This is an optimization exercise on Yosys and OpenROAD, whose aim is small area and a short achievable clock period, not a production implementation.
Function was checked by simulation only, so behaviour that the tests miss may differ from the original.
Not every run is shown, and edits may drop behaviour that the tests do not exercise.
Power and IR drop assume default switching activity.

File: flow/config.mk
export PLATFORM = sky130hd
export DESIGN_NAME = regFile_alu
export DESIGN_NICKNAME = regFile_alu
export VERILOG_FILES = /design/flow/design.v
export SDC_FILE = /design/flow/constraint.sdc
export NUM_CORES = 4
export LEC_CHECK = 0
export CAP_MARGIN = 20
export CORE_MARGIN = 2
export CORE_UTILIZATION = 45
export PLACE_DENSITY = 0.6
export SLEW_MARGIN = 20
File: flow/constraint.sdc
create_clock -name core_clock -period 4.0 [get_ports {clk}]
set_input_delay 0.8000 -clock core_clock [delete_from_list [all_inputs] [get_ports {clk}]]
set_output_delay 0.8000 -clock core_clock [all_outputs]
set_load 0.01 [all_outputs]
File: flow/design.v
module regFile_alu(
	input clk,				 
   input regWrite,		 
   input [4:0] rs1,		 
   input [4:0] rs2,		 
   input [4:0] rd,		 
   input [31:0] data,	 
   output reg [31:0] rv1,	 
   output reg [31:0] rv2,	 
	input [3:0]  control,
	input [1:0] mux,				 
	output reg [31:0] immGen,
	output reg [31:0] result,
	output reg [1:0]  zero
   );
	reg [31:0] registers [0:31];
	always @(posedge clk) begin 
		rv1 <= (rs1 == 0) ? 32'd0 : registers[rs1];
		rv2 <= (rs2 == 0) ? 32'd0 : registers[rs2];
		if(regWrite && rd != 0) begin
			registers[rd] <= data;
			if(rs1 == rd)
				rv1 <= data;
			if(rs2 == rd)
				rv2 <= data;
		end
	end
	always @(posedge clk) begin
		case(control)
			4'b0000: result <= rv1 & rv2;
			4'b0001: result <= rv1 | rv2;
			4'b0010: result <= rv1 + rv2;
			4'b0110: result <= rv1 - rv2;
			default: result <= 0;
		endcase
		if(result == 0)
			zero <= 1;					 
		else
			zero <= 0;					 
		immGen = 543254;				 
		if(mux == 1)
			result  <= rv1 + immGen;	 
	end
endmodule
File: flow/run.sh
#!/bin/bash
# synth_recipe.tcl (not shown) runs the flow's synth.tcl, then flattens the netlist and writes it again
# the make line also repeats each setting of config.mk as NAME=value (left out here)
make -C /OpenROAD-flow-scripts/flow DESIGN_CONFIG=/design/flow/config.mk WORK_HOME=/design/flow/orfs CLKGATE_MAP_FILE= SYNTH_SCRIPT=/design/flow/synth_recipe.tcl finish
**Run 1: clock wires, drivers and flops**

(1.5 px per micron)
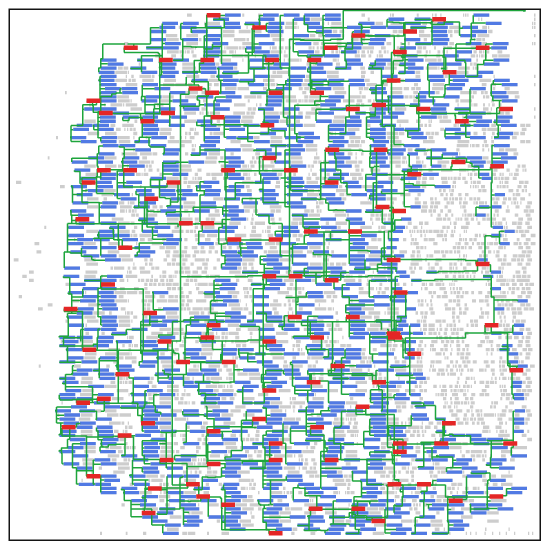
- blue: flip-flops (count 1121)
- green: clock wires (length 13600 microns)
- red: clock drivers (count 116)
- flops lie: all over the die

**Run 1: port wiring**

(1.5 px per micron)
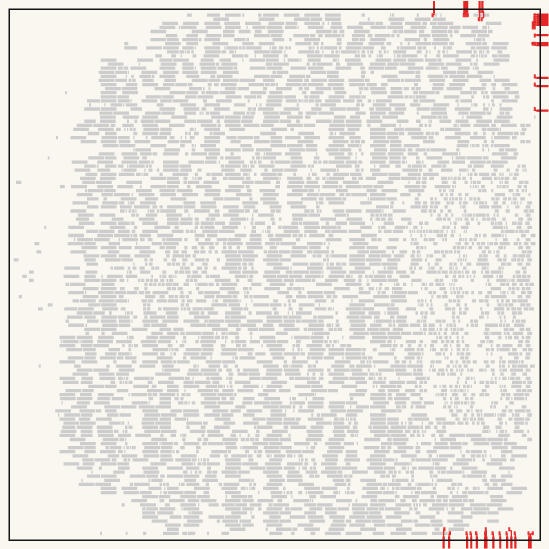
- red: `immGen` (bits 32; direction output; edge 14 bottom, 12 right, 6 top; end cells 32; buffers 0; wire 133 microns)

**Run 1: worst path highlighted**

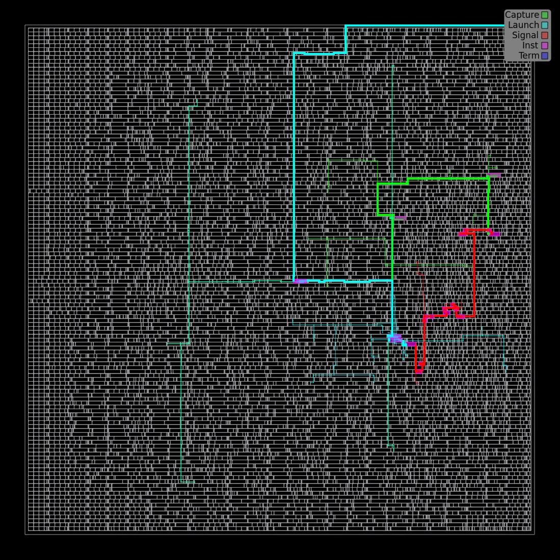
Final TNS setup: 0 ns
final core utilization: 53.3%
non-filler cells, final: 5543
setup ws final: 0.216 ns

==> summary.txt, run 1 <==
status -> timing/DRC/antenna clean
Top reg by flops -> registers
synth cell count leaders -> 1024 x edfxtp_1, 406 x mux4_2, 243 x mux2i_1
1st-iter DRT viols -> 4735
Tmin final -> 3.78 ns
deepest clock path buffer count -> 3
sequential share of the synthesized area -> 59.7%
worst reg2reg path depth -> 14
Die Y -> 353 microns
M1 GR Usage -> 39.8%
crit path launch type -> flip-flop
FF/Latch Area -> 32700 sq um
most common cell after layout, fill and taps aside -> edfxtp_1
DP Worst Slack -> -0.266 ns
total CTS buffers -> 116
Synth cell types -> 68
Clk Latency, worst-skew pair -> 0.75 ns
worst r2r src -> rv2[4]$_DFF_P_
routed wl met2 -> 84400 microns
RSZ-0062 raised after global routing -> false
I/O pins -> 185
vias post-DR -> 36000
TritonCTS clock tree -> built
number of flops mapped to enable cells by yosys -> 1024
Post-Synthesis Cell Area -> 54800 sq um
DR vias/cell -> 6.50
Compound-Gate Fraction of Synth Area -> 7.70%
post-synthesis cell count -> 3450
Synth top area share -> 56.1%
synthesized flop and latch total -> 1121
CP Cell Sequence -> or4_4 > or3_1 > buf_4 > o31ai_1 > xor2_1 > ha_1 > a21o_1 > a31o_2 > a211oi_1 > o211ai_1 > buf_4 > a311oi_2 > xor2_1 > o211ai_1
total chip power -> 29200 uW
Synth area leader -> edfxtp_1
Met3 Wirelength -> 16600 microns
layout filler cell count -> 9765
Worst Hold Launch -> result[5]$_DFF_P_
final worst-path cycle share -> 94.6%
port buffer count -> 151
# nets final -> 3905
Pleak -> 0.0216 uW
Synth Area in Adders -> 1.37%
Die ar. -> 125000 sq um
max-cap check violation count -> 0
warnings from Yosys -> 1
CP Buf/Inv Count -> 2
hold crit path type -> flip-flop to flip-flop
antenna-violating nets left -> 0
met3 Use GR -> 4.86%
initial antenna violation count -> 14
WL final -> 180000 microns
busiest grt layer -> met2
FMAX -> 264 MHz
DP Cell Count -> 5321
mux share of post-synthesis cell area -> 22.3%
met2 GRT Util -> 45.4%
CP top delay family -> compound AO/OA/AOI/OAI gates
Critical Path AT -> 4.38 ns
largest net degree at the start of global routing -> 74
final setup fails -> 0
synth top area cells -> edfxtp_1 56%, mux4_2 17%, mux2i_1 4.4%
WHS -> 0.525 ns
Fin. Hold Viols -> 0
GPL Wtd Cong -> 0.922
share of layout cells above drive strength 1 -> 27.3%
peak supply drop -> 0.000435 V
all-layer global routing usage -> 28.5%
vias in the first global route -> 35300
most frequent cell after synthesis -> edfxtp_1
final slew viol count -> 0
Synth Area per Inst -> 15.9 sq um
WHS Path Cells -> 3
Placement Cell Area -> 60700 sq um
count of standard-cell rows -> 128
Post-CTS Hold Fix Bufs -> 0
core outline area -> 121000 sq um
Reg2Reg Capture Point -> result[24]$_DFF_P_
WL met1 -> 72600 microns
max reg flops -> 1024
global route overflow -> 0
WP data required -> 4.60 ns
crit-path max cell delay -> 0.54 ns
largest fanout on the critical path -> 6
[run 1: worst max-delay path by stage]
stage                   start            endpoint  cells past startpoint
6_report       rv2[4]$_DFF_P_  result[24]$_DFF_P_                     14
5_1_grt        rv2[4]$_DFF_P_  result[28]$_DFF_P_                     15
2_1_floorplan      control[0]  result[31]$_DFF_P_                     14
4_1_cts        rv2[4]$_DFF_P_  result[24]$_DFF_P_                     14
3_5_place_dp       control[1]  result[31]$_DFF_P_                     14
3_3_place_gp       control[1]  result[31]$_DFF_P_                     14
[run 1: final cells by class]
| class | count | share of cell area, % |
|---|---|---|
| Antenna cell | 2 | 0.00775 |
| Clock buffer | 160 | 5.16 |
| Clock inverter | 60 | 1.05 |
| Inverter | 25 | 0.145 |
| Multi-Input combinational cell | 2068 | 32.8 |
| Sequential cell | 1121 | 50.6 |
| Tap cell | 1625 | 3.15 |
| Timing Repair Buffer | 482 | 7.08 |
[run 1: power breakdown]
group | leakage [uW] | switching [uW] | internal, uW | total, uW
Combinational | 0.00960 | 2410 | 2060 | 4470
Clock | 0.00197 | 4640 | 6660 | 11300
Sequential | 0.0101 | 354 | 13100 | 13400
Total | 0.0216 | 7410 | 21800 | 29200
==> run 2: changes to the inputs <==
==> flow/design.v (replaced) <==
module regFile_alu(
	input clk,
	input regWrite,
	input [4:0] rs1,
	input [4:0] rs2,
	input [4:0] rd,
	input [31:0] data,
	output reg [31:0] rv1,
	output reg [31:0] rv2,
	input [3:0]  control,
	input [1:0] mux,
	output [31:0] immGen,
	output reg [31:0] result,
	output [1:0]  zero
   );
	localparam [31:0] IMM = 32'd543254;
	wire we = regWrite & (rd != 5'd0);
	wire wt1 = we & (rs1 == rd);	 
	wire wt2 = we & (rs2 == rd);	 
	wire [31:0] q [1:31];
	reg  [31:0] rd1, rd2;	 
	genvar k;
	generate
		for (k = 1; k < 32; k = k + 1) begin : g
			reg [31:0] r;
			always @(posedge clk)
				if (we && rd == k)
					r <= data;
			assign q[k] = r;
		end
	endgenerate
	integer i;
	always @* begin
		rd1 = 32'd0;
		rd2 = 32'd0;
		for (i = 1; i < 32; i = i + 1) begin
			rd1 = rd1 | (q[i] & {32{rs1 == i}});
			rd2 = rd2 | (q[i] & {32{rs2 == i}});
		end
	end
	always @(posedge clk) begin
		rv1 <= wt1 ? data : rd1;
		rv2 <= wt2 ? data : rd2;
	end
	function [31:0] padd(input [31:0] a, input [31:0] b, input ci);
		reg [31:0] g, p, gn, pn;
		integer l, n;
		begin
			g = a & b;
			p = a ^ b;
			g[0] = g[0] | (p[0] & ci);
			gn = g; pn = p;
			for (l = 0; l < 5; l = l + 1) begin
				for (n = 0; n < 32; n = n + 1)
					if (n[l]) begin
						gn[n] = g[n] | (p[n] & g[((n >> l) << l) - 1]);
						pn[n] = p[n] & p[((n >> l) << l) - 1];
					end
				g = gn; p = pn;
			end
			padd = (a ^ b) ^ {g[30:0], ci};
		end
	endfunction
	wire [31:0] sum_add = padd(rv1, rv2, 1'b0);
	wire [31:0] sum_sub = padd(rv1, ~rv2, 1'b1);
	wire [31:0] sum_imm = padd(rv1, IMM, 1'b0);
	reg [31:0] alu;
	always @* begin
		if (mux == 2'b01)
			alu = sum_imm;
		else case (control)
			4'b0000: alu = rv1 & rv2;
			4'b0001: alu = rv1 | rv2;
			4'b0010: alu = sum_add;
			4'b0110: alu = sum_sub;
			default: alu = 32'd0;
		endcase
	end
	reg z;
	always @(posedge clk) begin
		result <= alu;
		z <= (result == 32'd0);
	end
	assign zero = {1'b0, z};
	assign immGen = IMM;
endmodule
--- a/flow/config.mk
+++ b/flow/config.mk
@@ -9,4 +9,5 @@
 export CORE_MARGIN = 2
 export CORE_UTILIZATION = 45
 export PLACE_DENSITY = 0.6
+export SETUP_SLACK_MARGIN = 2.0
 export SLEW_MARGIN = 20
**Run 2: port wiring**

(1.5 px per micron)
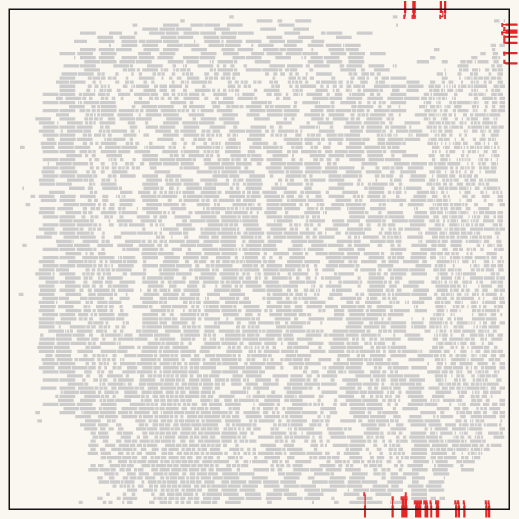
- red: `immGen` (bits 32; direction output; edge 20 bottom, 7 right, 5 top; end cells 32; buffers 0; wire 136 microns)

**Run 2: metal layers overlaid**

(1.5 px per micron) Only two layers are drawn.
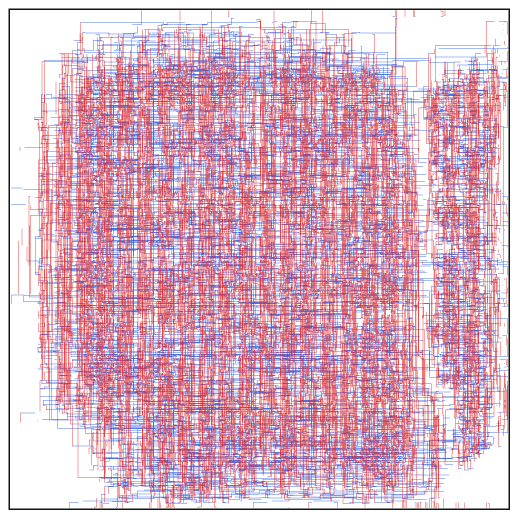
- red: metal 2 (wire length 102 mm)
- blue: metal 1 (wire length 79.3 mm)

**Run 2: wiring heat map**

(1 px per micron) 33 x 33 tiles, from dark blue (low) to red (high), scaled to the fullest tile. Values are wire area over tile area, all layers added.
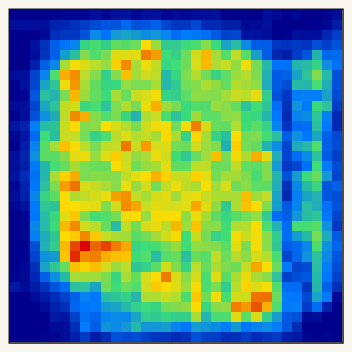
- mean over tiles: 0.44
- nearly empty tiles: 8.5%
- fullest tile: 1.1
- tiles over half the peak: 47%
- emptiest ninth of the die: upper right
all-layer global routing usage: 43.6%
Wirelength per Cell: 44.3 microns
vias post-DR: 43900
WL final: 254000 microns

==> summary.txt, run 2 <==
TritonCTS clock tree -> built
count of standard-cell rows -> 120 (-6.3%)
internal cell power -> 21500 uW (-1.3%)
Clk Latency, worst-skew pair -> 0.75 ns (about the same)
max-cap check violation count -> 0 (unchanged)
Horiz. Die Dim -> 332 microns
final setup fails -> 0 (unchanged)
final slew viol count -> 0 (unchanged)
global route overflow -> 0 (unchanged)
M1 GR Usage -> 52.1% (+12 points)
met2 GRT Util -> 62.4% (+17 points)
antenna-violating nets left -> 0 (unchanged)
FF/Latch Area -> 32000 sq um (-2.1%)
CP Cell Sequence -> ha_4 > inv_2 > fa_2 > nor2b_4 > o311ai_4 > a2111oi_4 > or3_4 > fa_2 > mux2i_1 > xnor2_1 > o221ai_1 > a21boi_1
Synth top area share -> 61.4% (+5.3 points)
layout filler cell count -> 7900 (-19%)
CP Depth -> 12 (-2)
most used cell along the critical path -> fa_2
largest net degree at the start of global routing -> 41 (-45%)
Post-CTS Hold Fix Bufs -> 0 (unchanged)
most frequent cells in the layout -> 992 x edfxtp_1, 393 x a22oi_1, 334 x buf_4
RSZ-0062 raised after global routing -> true
core outline area -> 107000 sq um (-12%)
Synth cell types -> 76 (+12%)
routed wl met2 -> 102000 microns (+21%)
non-filler cells, final -> 5719 (+3.2%)
final worst-path cycle share -> 78.6% (-16 points)
1st-iter DRT viols -> 9742 (+110%)
Met3 Wirelength -> 45900 microns (+180%)
met3 Use GR -> 19.4% (+15 points)
hold crit path type -> primary input to flip-flop
PD cells -> 445 nW/um^2
setup ws final -> 0.855 ns (+0.639 ns)
I/O pins -> 185 (unchanged)
DP Cell Count -> 5112 (-3.9%)
synth top area cells -> edfxtp_1 61%, a22oi_1 6.4%, a221oi_1 4.7%
clock-net power -> 11500 uW (about the same)
P_sw -> 7790 uW (+5.2%)
Critical Path AT -> 3.77 ns (-0.61 ns)
DR top layer -> met5
Pleak -> 0.0227 uW (+4.9%)
synth cell count leaders -> 992 x edfxtp_1, 411 x a22oi_1, 263 x a221oi_1
Reg2Reg Capture Point -> result[17]$_DFF_P_
synthesized flop and latch total -> 1089 (-2.9%)
deepest clock path buffer count -> 3 (unchanged)
DP Worst Slack -> -0.174 ns (+0.0922 ns)
most frequent cell after synthesis -> edfxtp_1
DR vias/cell -> 7.68 (+18%)
vias in the first global route -> 40200 (+14%)
post-synthesis cell count -> 3551 (+2.9%)
Post-Synthesis Cell Area -> 48500 sq um (-11%)
WHS Path Cells -> 4 (+1)
Final TNS setup -> 0 ns (unchanged)
status -> timing/DRC/antenna clean
GPL Wtd Cong -> 0.967 (+4.9%)
# nets final -> 4364 (+12%)
crit path launch type -> flip-flop
Clock Power Share -> 39.2% (+0.5 points)
number of flops mapped to enable cells by yosys -> 992 (-3.1%)
post-CTS setup-driven buffer insertion count -> 230
Top reg by flops -> g.r
Comb power -> 4640 uW (+4%)
most common cell after layout, fill and taps aside -> edfxtp_1
total CTS buffers -> 112 (-3.4%)
Synth area leader -> edfxtp_1
Flop pwr share -> 45.0% (-1.0 points)
WP data required -> 4.63 ns (+0.03 ns)
R2R setup slack -> 0.86 ns
busiest grt layer -> met2
initial antenna violation count -> 18 (+4)
Die ar. -> 110000 sq um (-11%)
WL met1 -> 79300 microns (+9.2%)
Die Y -> 332 microns (-5.8%)
worst reg2reg path depth -> 12 (-2)
Multi-input gate area -> 18400 sq um
WHS -> 0.553 ns (+0.0287 ns)
peak supply drop -> 0.000362 V (-17%)
FMAX -> 318 MHz (+20%)
Setup crit end -> result[17]$_DFF_P_
clock transition at the registers of the reported paths -> 0.06 ns
switch share -> 26.6% (+1.2 points)
share of layout cells above drive strength 1 -> 35.3% (+7.9 points)
Final Cell Area -> 65800 sq um
warnings from Yosys -> 1 (unchanged)
port buffer count -> 151 (unchanged)
CP top delay family -> compound AO/OA/AOI/OAI gates
worst r2r src -> rv2[0]$_DFF_P_
final core utilization -> 61.5% (+8.2 points)
Top Consumer -> registers
Synth Area per Inst -> 13.7 sq um (-14%)
largest fanout on the critical path -> 5 (-1)
Worst Hold Launch -> control[0]
HPWL Detailed -> 136000 microns
Seq. pwr -> 13200 uW (about the same)
Placement Cell Area -> 55400 sq um (-8.8%)
Fin. Hold Viols -> 0 (unchanged)
Tmin final -> 3.14 ns (-0.639 ns)
sequential share of the synthesized area -> 65.4% (+5.7 points)
CP Buf/Inv Count -> 1 (-1)
CP Launch Point -> rv2[0]$_DFF_P_
total chip power -> 29300 uW (+0.32%)
crit-path max cell delay -> 0.47 ns (-0.07 ns)
max reg flops -> 992 (-3.1%)
combinational share of power -> 15.8% (+0.5 points)
[run 2: cell types whose count changed after synthesis, moves of 57 or more]
cell | before | now
inv_1 | 25 | 101
a222oi_1 | 0 | 64
nor2_1 | 94 | 215
nand4_1 | 65 | 149
a221oi_1 | 53 | 263
a22o_1 | 0 | 244
a22oi_1 | 23 | 411
mux4_2 | 406 | 0
nand3_1 | 25 | 86
mux2i_1 | 243 | 24
a31oi_1 | 64 | 7
ha_1 | 35 | 98
nand2_1 | 232 | 55
nor3_1 | 19 | 76
[run 2: cells by family (layout without fill, tap and decap cells)]
group / count (synthesis) / in the layout / synth area share, %
other cells: 2 / 49 / 0.0155
fa+ha+maj: 108 / 108 / 2.94
mux: 27 / 27 / 0.565
compound gates: 1226 / 1226 / 20.0
buf+inv: 385 / 1103 / 3.33
xor+xnor: 49 / 49 / 0.885
simple gates: 665 / 665 / 6.85
flops: 1089 / 1089 / 65.4
[run 2: cell type report]
type	count	area share [%]
Tap cell	1403	2.67
Multi-Input combinational cell	2108	27.9
Clock buffer	137	4.60
Sequential cell	1089	48.6
Timing Repair Buffer	788	14.1
Clock inverter	76	1.51
Inverter	102	0.593
Antenna cell	16	0.0608
--- run 3: outline of the changes from run 2 ---
flow/design.v: 86 -> 4128 lines; modules unchanged: 0
  regFile_alu: edited, 86 -> 4110 lines
  c_inv: new, 1 lines
  c_nand2: new, 1 lines
  c_nand3: new, 1 lines
  c_nand4: new, 1 lines
  c_nor2: new, 1 lines
  c_or3: new, 1 lines
  c_and2: new, 1 lines
  c_and2b: new, 1 lines
  c_xor2: new, 1 lines
  c_xnor2: new, 1 lines
  c_a21oi: new, 1 lines
  c_o21ai: new, 1 lines
  c_a22oi: new, 3 lines
  c_a222oi: new, 3 lines
==> module c_o21ai as of run 3 <==
module c_o21ai(input a1, input a2, input b1, output y); assign y = ~((a1 | a2) & b1); endmodule
==> module c_nor2 as of run 3 <==
module c_nor2(input a, input b, output y); assign y = ~(a | b); endmodule
==> module c_nand4 as of run 3 <==
module c_nand4(input a, input b, input c, input d, output y); assign y = ~(a & b & c & d); endmodule
==> module c_xor2 as of run 3 <==
module c_xor2(input a, input b, output y); assign y = a ^ b; endmodule
==> module c_a222oi as of run 3 <==
module c_a222oi(input a1, input a2, input b1, input b2, input c1, input c2, output y);
	assign y = ~((a1 & a2) | (b1 & b2) | (c1 & c2));
endmodule
==> module c_and2 as of run 3 <==
module c_and2(input a, input b, output y); assign y = a & b; endmodule
==> module c_a21oi as of run 3 <==
module c_a21oi(input a1, input a2, input b1, output y); assign y = ~((a1 & a2) | b1); endmodule
==> module c_a22oi as of run 3 <==
module c_a22oi(input a1, input a2, input b1, input b2, output y);
	assign y = ~((a1 & a2) | (b1 & b2));
endmodule
==> module c_nand2 as of run 3 <==
module c_nand2(input a, input b, output y); assign y = ~(a & b); endmodule
==> module c_nand3 as of run 3 <==
module c_nand3(input a, input b, input c, output y); assign y = ~(a & b & c); endmodule
==> module c_or3 as of run 3 <==
module c_or3(input a, input b, input c, output y); assign y = a | b | c; endmodule
==> module c_inv as of run 3 <==
module c_inv(input a, output y); assign y = ~a; endmodule
==> module c_xnor2 as of run 3 <==
module c_xnor2(input a, input b, output y); assign y = ~(a ^ b); endmodule
==> module c_and2b as of run 3 <==
module c_and2b(input a, input bn, output y); assign y = a & ~bn; endmodule
--- a/flow/config.mk
+++ b/flow/config.mk
@@ -12,2 +12,4 @@
 export SETUP_SLACK_MARGIN = 2.0
 export SLEW_MARGIN = 20
+export SYNTH_HIERARCHICAL = 1
+export SYNTH_MINIMUM_KEEP_SIZE = 0
**Run 3: clock wires, drivers and flops**

(1.5 px per micron)
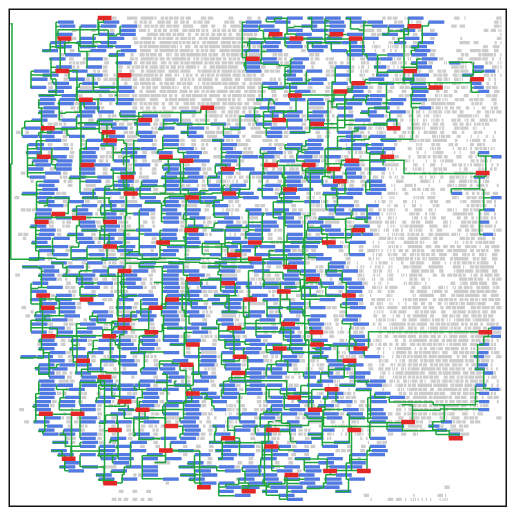
- blue: flip-flops (count 1089)
- green: clock wires (length 12300 microns)
- red: clock drivers (count 110)
- flops lie: all over the die
Clk Latency, worst-skew pair: 0.71 ns
Clock Power Share: 34.4%
Fin Clk Skew: 0.0250 ns
clock-net power: 10800 uW

**Run 3: metal layers overlaid**

(1.5 px per micron) Only two layers are drawn.
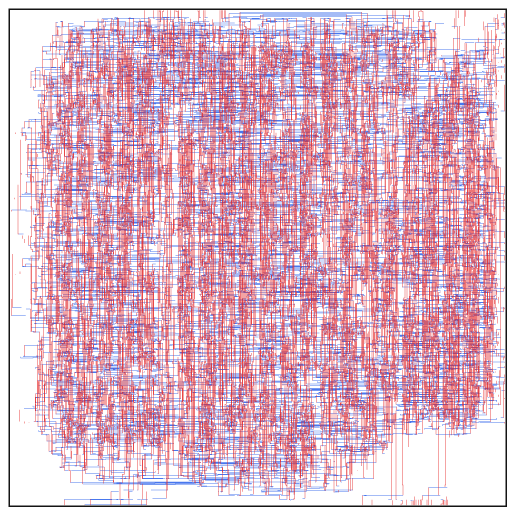
- blue: metal 1 (wire length 72.1 mm)
- red: metal 2 (wire length 96.1 mm)

**Run 3: wiring heat map**

(1 px per micron) 33 x 33 tiles, from dark blue (low) to red (high), scaled to the fullest tile. Values are wire area over tile area, all layers added.
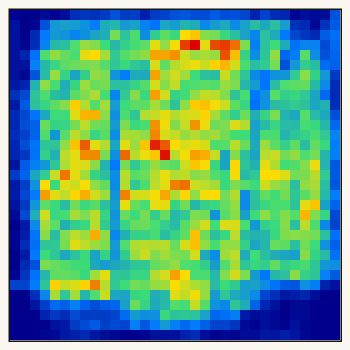
- fullest tile: 0.83
- nearly empty tiles: 6.1%
- mean over tiles: 0.35
- emptiest ninth of the die: lower right

==> summary.txt, run 3 <==
most used cell along the critical path -> buf_4
RSZ-0062 raised after global routing -> true
relative slew slack -> 40.4%
vias post-DR -> 41700 (-5.1%)
setup ws final -> 1.16 ns (+0.301 ns)
final slew viol count -> 0 (unchanged)
Antenna diodes -> 3 (-13)
layout filler cell count -> 7830 (-0.89%)
multi-input combinational area share -> 29.6% (+1.7 points)
WL final -> 214000 microns (-16%)
total CTS buffers -> 110 (-1.8%)
Synth area leader -> edfxtp_1
non-filler cells, final -> 5795 (+1.3%)
number of flops mapped to enable cells by yosys -> 992 (unchanged)
global route overflow -> 0 (unchanged)
share of layout cells above drive strength 1 -> 35.3% (about the same)
Compound-Gate Fraction of Synth Area -> 19.9% (-0.13 points)
I/O pins -> 185 (unchanged)
status -> timing/DRC/antenna clean
Post-Synthesis Cell Area -> 47900 sq um (-1.2%)
Largest cell class -> sequential cells
Tightest Pin Transition -> 0.891 ns
peak supply drop -> 0.000346 V (-4.5%)
Flop pwr share -> 42.4% (-2.6 points)
Simple-Gate Fraction of Synth Area -> 8.71% (+1.9 points)
CP Buf/Inv Count -> 6 (+5)
CP Depth -> 12 (unchanged)
largest family of logic cells by synthesized area -> compound AO/OA/AOI/OAI gates
first-pass GRT wire length -> 286000 microns
DP Worst Slack -> 0.0775 ns (+0.252 ns)
vias in the first global route -> 39700 (-1.3%)
CP Capture Type -> flip-flop
R2R setup slack -> 1.44 ns (+0.58 ns)
Wirelength per Cell -> 36.9 microns (-17%)
Comb power -> 7220 uW (+56%)
post-CTS setup-driven buffer insertion count -> 251 (+9.1%)
synthesized flop and latch total -> 1089 (unchanged)
internal cell power -> 22000 uW (+2.3%)
clock transition at the registers of the reported paths -> 0.07 ns (about the same)
TritonCTS clock tree -> built
WP data required -> 4.58 ns (-0.05 ns)
Pleak -> 0.0219 uW (-3.4%)
CP Launch Point -> rd[1]
most frequent cells in the layout -> 992 x edfxtp_1, 736 x a222oi_1, 375 x buf_4
Seq. pwr -> 13300 uW (about the same)
GPL Wtd Cong -> 1.02 (+6.0%)
#MultiIn Comb -> 2237 (+6.1%)
Horiz. Die Dim -> 330 microns (-0.59%)
largest net degree at the start of global routing -> 34 (-17%)
ys flop type -> edfxtp_1
Well Taps -> 1391 (-0.86%)
sequential cells -> 1089 (unchanged)
Critical Path AT -> 3.42 ns (-0.35 ns)
sequential share of the synthesized area -> 66.2% (+0.78 points)
nonclk buf count -> 780 (-1.0%)
Worst Hold Launch -> result[14]$_DFF_P_
Top Consumer -> registers
PostCTS Resize Cnt -> 914
count of standard-cell rows -> 119 (-0.83%)
Synth cell types -> 36 (-53%)
Async SR Flop Fraction -> 0%
clk sink count -> 1089
post-synthesis cell count -> 3315 (-6.6%)
synth cell count leaders -> 992 x edfxtp_1, 736 x a222oi_1, 233 x nand2_1
worst reg2reg path depth -> 11 (-1)
CP Cell Sequence -> buf_8 > buf_6 > nand2b_4 > nor4b_4 > buf_4 > nor4_4 > clkbuf_16 > buf_4 > buf_4 > a222oi_1 > nand4_1 > or3_1
FMAX -> 352 MHz (+11%)
combinational share of power -> 23.1% (+7.3 points)
Inverters -> 89 (-13%)
warnings from Yosys -> 7 (+6)
Post-CTS Hold Fix Bufs -> 0 (unchanged)
Fin. Hold Viols -> 0 (unchanged)
FF/Latch Area -> 32000 sq um (about the same)
H-tree depth -> 3
Synth top area share -> 62.1% (+0.73 points)
clk tree area frac -> 5.75% (-0.36 points)
crit-path max cell delay -> 0.45 ns (-0.02 ns)
core outline area -> 105000 sq um (-1.5%)
most common cell after layout, fill and taps aside -> edfxtp_1
P_sw -> 9210 uW (+18%)
DR vias/cell -> 7.19 (-6.3%)
clock root cell -> clkbuf_16
Reg2Reg Capture Point -> result[26]$_DFF_P_
slowest stage cell, crit path -> or3_1
total chip power -> 31200 uW (+6.5%)
most frequent cell after synthesis -> edfxtp_1
crit path launch type -> primary input
Synth Area in Adders -> 0.668% (-2.3 points)
WHS Path Cells -> 3 (-1)
antenna-violating nets left -> 0 (unchanged)
all-layer global routing usage -> 37.2% (-6.4 points)
crit path kind -> primary input to flip-flop
synth top area cells -> edfxtp_1 62%, a222oi_1 15%, dfxtp_1 4.1%
initial antenna violation count -> 18 (unchanged)
Setup crit end -> rv2[5]$_DFF_P_
Tmin final -> 2.84 ns (-0.301 ns)
PD cells -> 479 nW/um^2 (+7.5%)
CP top delay family -> simple AND/OR/NAND/NOR gates
# nets final -> 4362 (-0.046%)
Die ar. -> 109000 sq um (-1.2%)
worst r2r src -> rv1[4]$_DFF_P_
Starting Density -> 45.5%
WHS -> 0.524 ns (-0.0291 ns)
final worst-path cycle share -> 71.1% (-7.5 points)
Synth Area in XOR/XNOR -> 3.03% (+2.1 points)
final setup fails -> 0 (unchanged)
sequential cell area share -> 49.0% (+0.41 points)
Multi-input gate area -> 19300 sq um (+5.3%)
DP Cell Count -> 5204 (+1.8%)
1st-iter DRT viols -> 10400 (+6.9%)
max-cap check violation count -> 0 (unchanged)
HPWL Detailed -> 128000 microns (-5.6%)
Die Y -> 330 microns (-0.59%)
hold crit path type -> flip-flop to flip-flop
Layout area overhead -> 36.0%
signal buffers share of area -> 12.4% (-1.7 points)
layout clock buffer count -> 131 (-4.4%)
mux share of post-synthesis cell area -> 0% (-0.56 points)
WHS Endpoint -> z$_DFF_P_
deepest clock path buffer count -> 3 (unchanged)
switch share -> 29.5% (+2.9 points)
port buffer count -> 151 (unchanged)
first-pass detailed-route iteration total -> 14
Remaining DRCs -> 0
largest fanout on the critical path -> 5 (unchanged)
Synth Area per Inst -> 14.5 sq um (+5.9%)
run 3: cells by family (layout without fill, tap and decap cells):
group,count (synthesis),count (layout)
adders and majority gates,32,32
DFF,1089,1089
AOI/OAI and AO/OA,1037,1037
xor gates and xnor gates,166,166
and+or+nand+nor,841,841
buffers and inverters,148,1075
other,2,164
run 3: stage by stage:
step | utilization, % | instance area [sq um] | setup TNS, ns
floorplan | - | 48900 | -11.77
global placement | 51.8 | 54700 | 0
detailed placement | 51.9 | 54700 | 0
CTS | 59.2 | 62400 | 0
global route | 61.9 | 65200 | 0
finish | 61.9 | 65200 | 0
run 3: per-module statistics from Yosys, one instance, submodules excluded:
module,times used,flops+latches
regFile_alu,1,1089
c_a222oi,736,0
c_a21oi,175,0
c_xnor2,96,0
c_xor2,60,0
c_and2,31,0
c_nand4,128,0
c_or3,64,0
c_nand3,64,0
c_o21ai,126,0
c_inv,88,0
c_nand2,194,0
c_nor2,171,0
run 3: routing by layer:
metal | GRT usage [%] | share of wire (%) | up-vias
met5 | 0 | 0.045 | -
met2 | 58.2 | 45 | 3673
met3 | 10.3 | 14 | 795
met1 | 46.1 | 34 | 20500
met4 | 22.7 | 7.0 | 14
li1 | - | - | 16700
--- run 4: outline of the changes from run 3 ---
flow/design.v: 4128 -> 7948 lines; modules unchanged: 14
  regFile_alu: edited, 4110 -> 7928 lines
  c_a22o: new, 1 lines
  c_o211a: new, 1 lines
==> module c_a22o as of run 4 <==
module c_a22o(input a1, input a2, input b1, input b2, output y); assign y = (a1 & a2) | (b1 & b2); endmodule
==> module c_o211a as of run 4 <==
module c_o211a(input a1, input a2, input b1, input c1, output y); assign y = (a1 | a2) & b1 & c1; endmodule
--- a/flow/config.mk
+++ b/flow/config.mk
@@ -9,6 +9,8 @@
 export CORE_MARGIN = 2
 export CORE_UTILIZATION = 45
+export CTS_CLUSTER_DIAMETER = 60
+export CTS_CLUSTER_SIZE = 30
 export PLACE_DENSITY = 0.6
-export SETUP_SLACK_MARGIN = 2.0
+export SETUP_SLACK_MARGIN = 1.7
 export SLEW_MARGIN = 20
 export SYNTH_HIERARCHICAL = 1
**Run 4: wiring heat map**

(1 px per micron) 33 x 33 tiles, from dark blue (low) to red (high), scaled to the fullest tile. Values are wire area over tile area, all layers added.
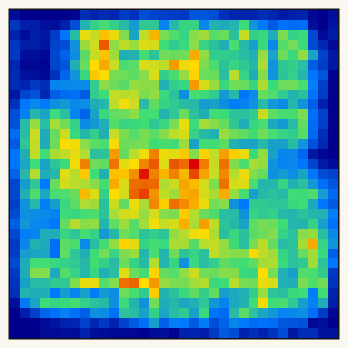
- nearly empty tiles: 3.7%
- densest ninth of the die: center
- mean over tiles: 0.40
- tiles over half the peak: 39%
vias post-DR: 50000
Wirelength per Cell: 35.0 microns
all-layer global routing usage: 41.2%
WL final: 235000 microns

**Run 4: clock wires, drivers and flops**

(1.5 px per micron)
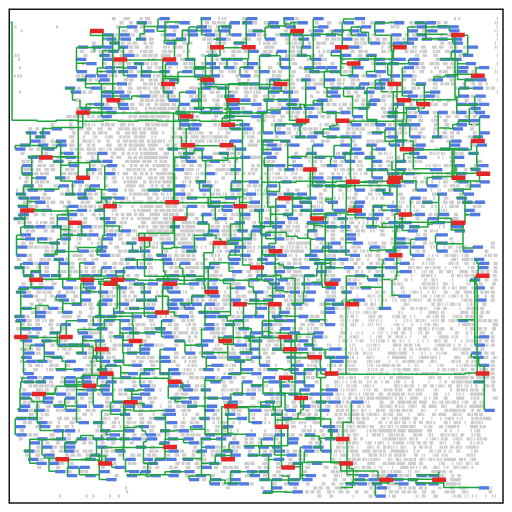
- green: clock wires (length 13300 microns)
- red: clock drivers (count 92)
- blue: flip-flops (count 1089)
- flops lie: all over the die

**Run 4: port wiring**

(1.5 px per micron)
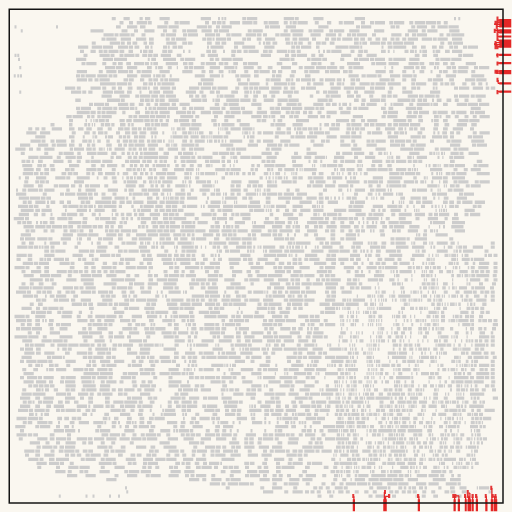
- red: `immGen` (bits 32; direction output; edge 17 right, 15 bottom; end cells 32; buffers 0; wire 129 microns)

==> summary.txt, run 4 <==
largest fanout on the critical path -> 13 (+8)
post-CTS setup-driven buffer insertion count -> 80 (-68%)
Die ar. -> 108000 sq um (-1.4%)
HPWL Detailed -> 141000 microns (+10%)
crit path launch type -> primary input
Clock Power Share -> 29.2% (-5.2 points)
routed wl met2 -> 97400 microns (+1.3%)
FMAX -> 412 MHz (+17%)
nonclk buf count -> 511 (-34%)
first-pass detailed-route iteration total -> 17 (+3)
Largest cell class -> multi-input combinational cells
Final TNS setup -> 0 ns (unchanged)
worst r2r src -> rv2[3]$_DFF_P_
multi-input combinational area share -> 45.1% (+16 points)
PostCTS Resize Cnt -> 415 (-55%)
largest net degree at the start of global routing -> 35 (+2.9%)
met3 Use GR -> 13.0% (+2.8 points)
# nets final -> 5310 (+22%)
final core utilization -> 57.0% (-4.8 points)
post-synthesis cell count -> 4668 (+41%)
H-tree depth -> 3 (unchanged)
Pleak -> 0.0240 uW (+9.6%)
core outline area -> 104000 sq um (-1.5%)
first-pass GRT wire length -> 329000 microns (+15%)
final worst-path cycle share -> 60.6% (-10 points)
Fin. Hold Viols -> 0 (unchanged)
most common cell after layout, fill and taps aside -> dfxtp_1
DR vias/cell -> 7.45 (+3.6%)
relative slew slack -> 24.2% (-16 points)
synth cell count leaders -> 1089 x dfxtp_1, 992 x a22o_1, 640 x a222oi_1
CP Launch Point -> rs1[0]
Worst Hold Launch -> r8[1]$_DFF_P_
Synth area leader -> dfxtp_1
number of flops mapped to enable cells by yosys -> 0 (-100%)
Tmin final -> 2.42 ns (-0.419 ns)
Well Taps -> 1380 (-0.79%)
signal buffers share of area -> 8.49% (-3.9 points)
clk tree area frac -> 5.49% (-0.26 points)
share of layout cells above drive strength 1 -> 20.8% (-14 points)
Synth cell types -> 37 (+2.8%)
synthesized flop and latch total -> 1089 (unchanged)
Flop pwr share -> 45.4% (+3.0 points)
mux share of post-synthesis cell area -> 0% (unchanged)
I/O pins -> 185 (unchanged)
#MultiIn Comb -> 3455 (+54%)
Compound-Gate Fraction of Synth Area -> 37.9% (+18 points)
Met3 Wirelength -> 34500 microns (+14%)
sequential cells -> 1089 (unchanged)
Synth top area share -> 46.1% (-16 points)
layout clock buffer count -> 103 (-21%)
internal cell power -> 21700 uW (-1.6%)
Horiz. Die Dim -> 328 microns (-0.70%)
peak supply drop -> 0.000523 V (+51%)
Starting Density -> 45.5% (+0.061 points)
busiest grt layer -> met2
clock transition at the registers of the reported paths -> 0.08 ns (about the same)
most frequent cell after synthesis -> dfxtp_1
WP data required -> 4.59 ns (about the same)
WL met1 -> 86000 microns (+19%)
largest family of logic cells by synthesized area -> compound AO/OA/AOI/OAI gates
crit path kind -> primary input to flip-flop
Simple-Gate Fraction of Synth Area -> 10.6% (+1.9 points)
vias in the first global route -> 45900 (+16%)
switch share -> 35.9% (+6.3 points)
Post-CTS Hold Fix Bufs -> 0 (unchanged)
final setup fails -> 0 (unchanged)
max-cap check violation count -> 0 (unchanged)
most frequent cells in the layout -> 1025 x dfxtp_1, 992 x a22o_1, 640 x a222oi_1
Final Cell Area -> 59200 sq um (-9.3%)
final slew viol count -> 0 (unchanged)
clk sink count -> 1089 (unchanged)
sequential share of the synthesized area -> 46.1% (-20 points)
hold crit path type -> flip-flop to flip-flop
Synth Area per Inst -> 10.1 sq um (-30%)
Top Consumer -> registers
total chip power -> 33800 uW (+8.2%)
Placement Cell Area -> 53200 sq um (-2.7%)
slowest stage cell, crit path -> a222oi_1
initial antenna violation count -> 9 (-9)
Antenna diodes -> 1 (-2)
combinational share of power -> 25.4% (+2.3 points)
layout filler cell count -> 9072 (+16%)
clock-net power -> 9860 uW (-9%)
Synth Area in Adders -> 0.678% (+0.0096 points)
Synth Area in XOR/XNOR -> 3.08% (+0.043 points)
Post-Synthesis Cell Area -> 47300 sq um (-1.4%)
port buffer count -> 151 (unchanged)
sequential cell area share -> 37.2% (-12 points)
Multi-input gate area -> 26700 sq um (+38%)
CP Cell Sequence -> buf_6 > nand2b_4 > buf_8 > nor2_2 > buf_4 > a222oi_1 > nand3_2 > o21ai_4 > nand3_1
CP Capture Type -> flip-flop
Remaining DRCs -> 0 (unchanged)
Critical Path AT -> 3.02 ns (-0.40 ns)
deepest clock path buffer count -> 3 (unchanged)
synth top area cells -> dfxtp_1 46%, a22o_1 18%, a222oi_1 14%
ys flop type -> dfxtp_1
status -> timing/DRC/antenna clean
CP Buf/Inv Count -> 3 (-3)
antenna-violating nets left -> 0 (unchanged)
met2 GRT Util -> 60.1% (+1.9 points)
Seq. pwr -> 15300 uW (+15%)
Comb power -> 8580 uW (+19%)
FF/Latch Area -> 22000 sq um (-31%)
Clk Latency, worst-skew pair -> 0.72 ns (about the same)
crit-path max cell delay -> 0.71 ns (+0.26 ns)
Layout area overhead -> 25.2%
TritonCTS clock tree -> built
Inverters -> 106 (+19%)
DR top layer -> met5
clock root cell -> clkbuf_16
total CTS buffers -> 92 (-16%)
Die Y -> 328 microns (-0.70%)
P_sw -> 12100 uW (+31%)
Async SR Flop Fraction -> 0% (unchanged)
CP top delay family -> compound AO/OA/AOI/OAI gates
Tightest Pin Transition -> 1.14 ns (+0.244 ns)
M1 GR Usage -> 53.2% (+7.2 points)
count of standard-cell rows -> 118 (-0.84%)
PD cells -> 571 nW/um^2 (+19%)
global route overflow -> 0 (unchanged)
warnings from Yosys -> 7 (unchanged)
GPL Wtd Cong -> 1.01 (-1.4%)
RSZ-0062 raised after global routing -> true
1st-iter DRT viols -> 12600 (+21%)
Fin Clk Skew -> 0.0331 ns (+0.00816 ns)
-- run 4: changes by cell type after synthesis, moves of 16 or more --
| cell | before | now |
|---|---|---|
| nand4_1 | 134 | 36 |
| edfxtp_1 | 992 | 0 |
| inv_1 | 89 | 105 |
| nor4_1 | 25 | 9 |
| a22o_1 | 0 | 992 |
| nand2_1 | 233 | 520 |
| o21ai_1 | 126 | 254 |
| dfxtp_1 | 97 | 1089 |
| a222oi_1 | 736 | 640 |
| or3_1 | 66 | 2 |
| nor3_1 | 42 | 3 |
| nor2_1 | 199 | 253 |
| nand3_1 | 66 | 260 |
-- run 4: path summary, 6_finish.rpt --
path,cells past startpoint,to,slack [ns]
setup / recovery,9,rv1[27]$_DFF_P_,1.58
setup reg to reg,9,result[15]$_DFF_P_,1.65
hold reg to reg,1,r8[1]$_DFF_P_,0.50
hold / removal,1,r8[1]$_DFF_P_,0.50
-- run 4: stage by stage --
step / worst slack, ns / hold WS [ns] / cells
after detailed placement: 0.0753 / 0.476 / 6398
after floorplan: 0.980 / 0.460 / 4699
final: 1.58 / 0.499 / 6713
after CTS: 1.59 / 0.499 / 6661
after global routing: 1.58 / 0.514 / 6712
after global placement: 0.0616 / 0.473 / 6394

[separate check: timing with driven ports]
In the flow no input, the clock included, has a driving cell. The finished layouts below were timed again as built, in two steps. Step 1 sets driving cells, clkbuf_16 on the clock port and buf_2 on the other inputs (assumed; they add their load-dependent delay and slew). Step 2 also shifts input and output timing later by t, the mid clock arrival at the registers, as if the neighbouring blocks saw the same clock. Three values: ideal, step 1, step 2; two values: the first two.
| run | shift t [ns] | slack for setup (ns) | slew at the worst register clock pin (ns) | pins driven straight from the clock port |
|---|---|---|---|---|
| run 1 | 0.808 | 0.216 / 0.216 / -0.269 | 0.07 / 0.07 | 1 |
| run 2 | 0.806 | 0.855 / 0.855 / 0.855 | 0.07 / 0.07 | 1 |
| run 3 | 0.766 | 1.156 / 1.184 / 0.418 | 0.07 / 0.07 | 1 |
| run 4 | 0.784 | 1.575 / 1.614 / 0.830 | 0.10 / 0.10 | 1 |
With both steps, setup timing fails in run 1, where it was met with ideal ports. For run 4, which loses most, drivers alone change the setup slack by +0.039 ns; drivers and shift together by -0.745 ns.
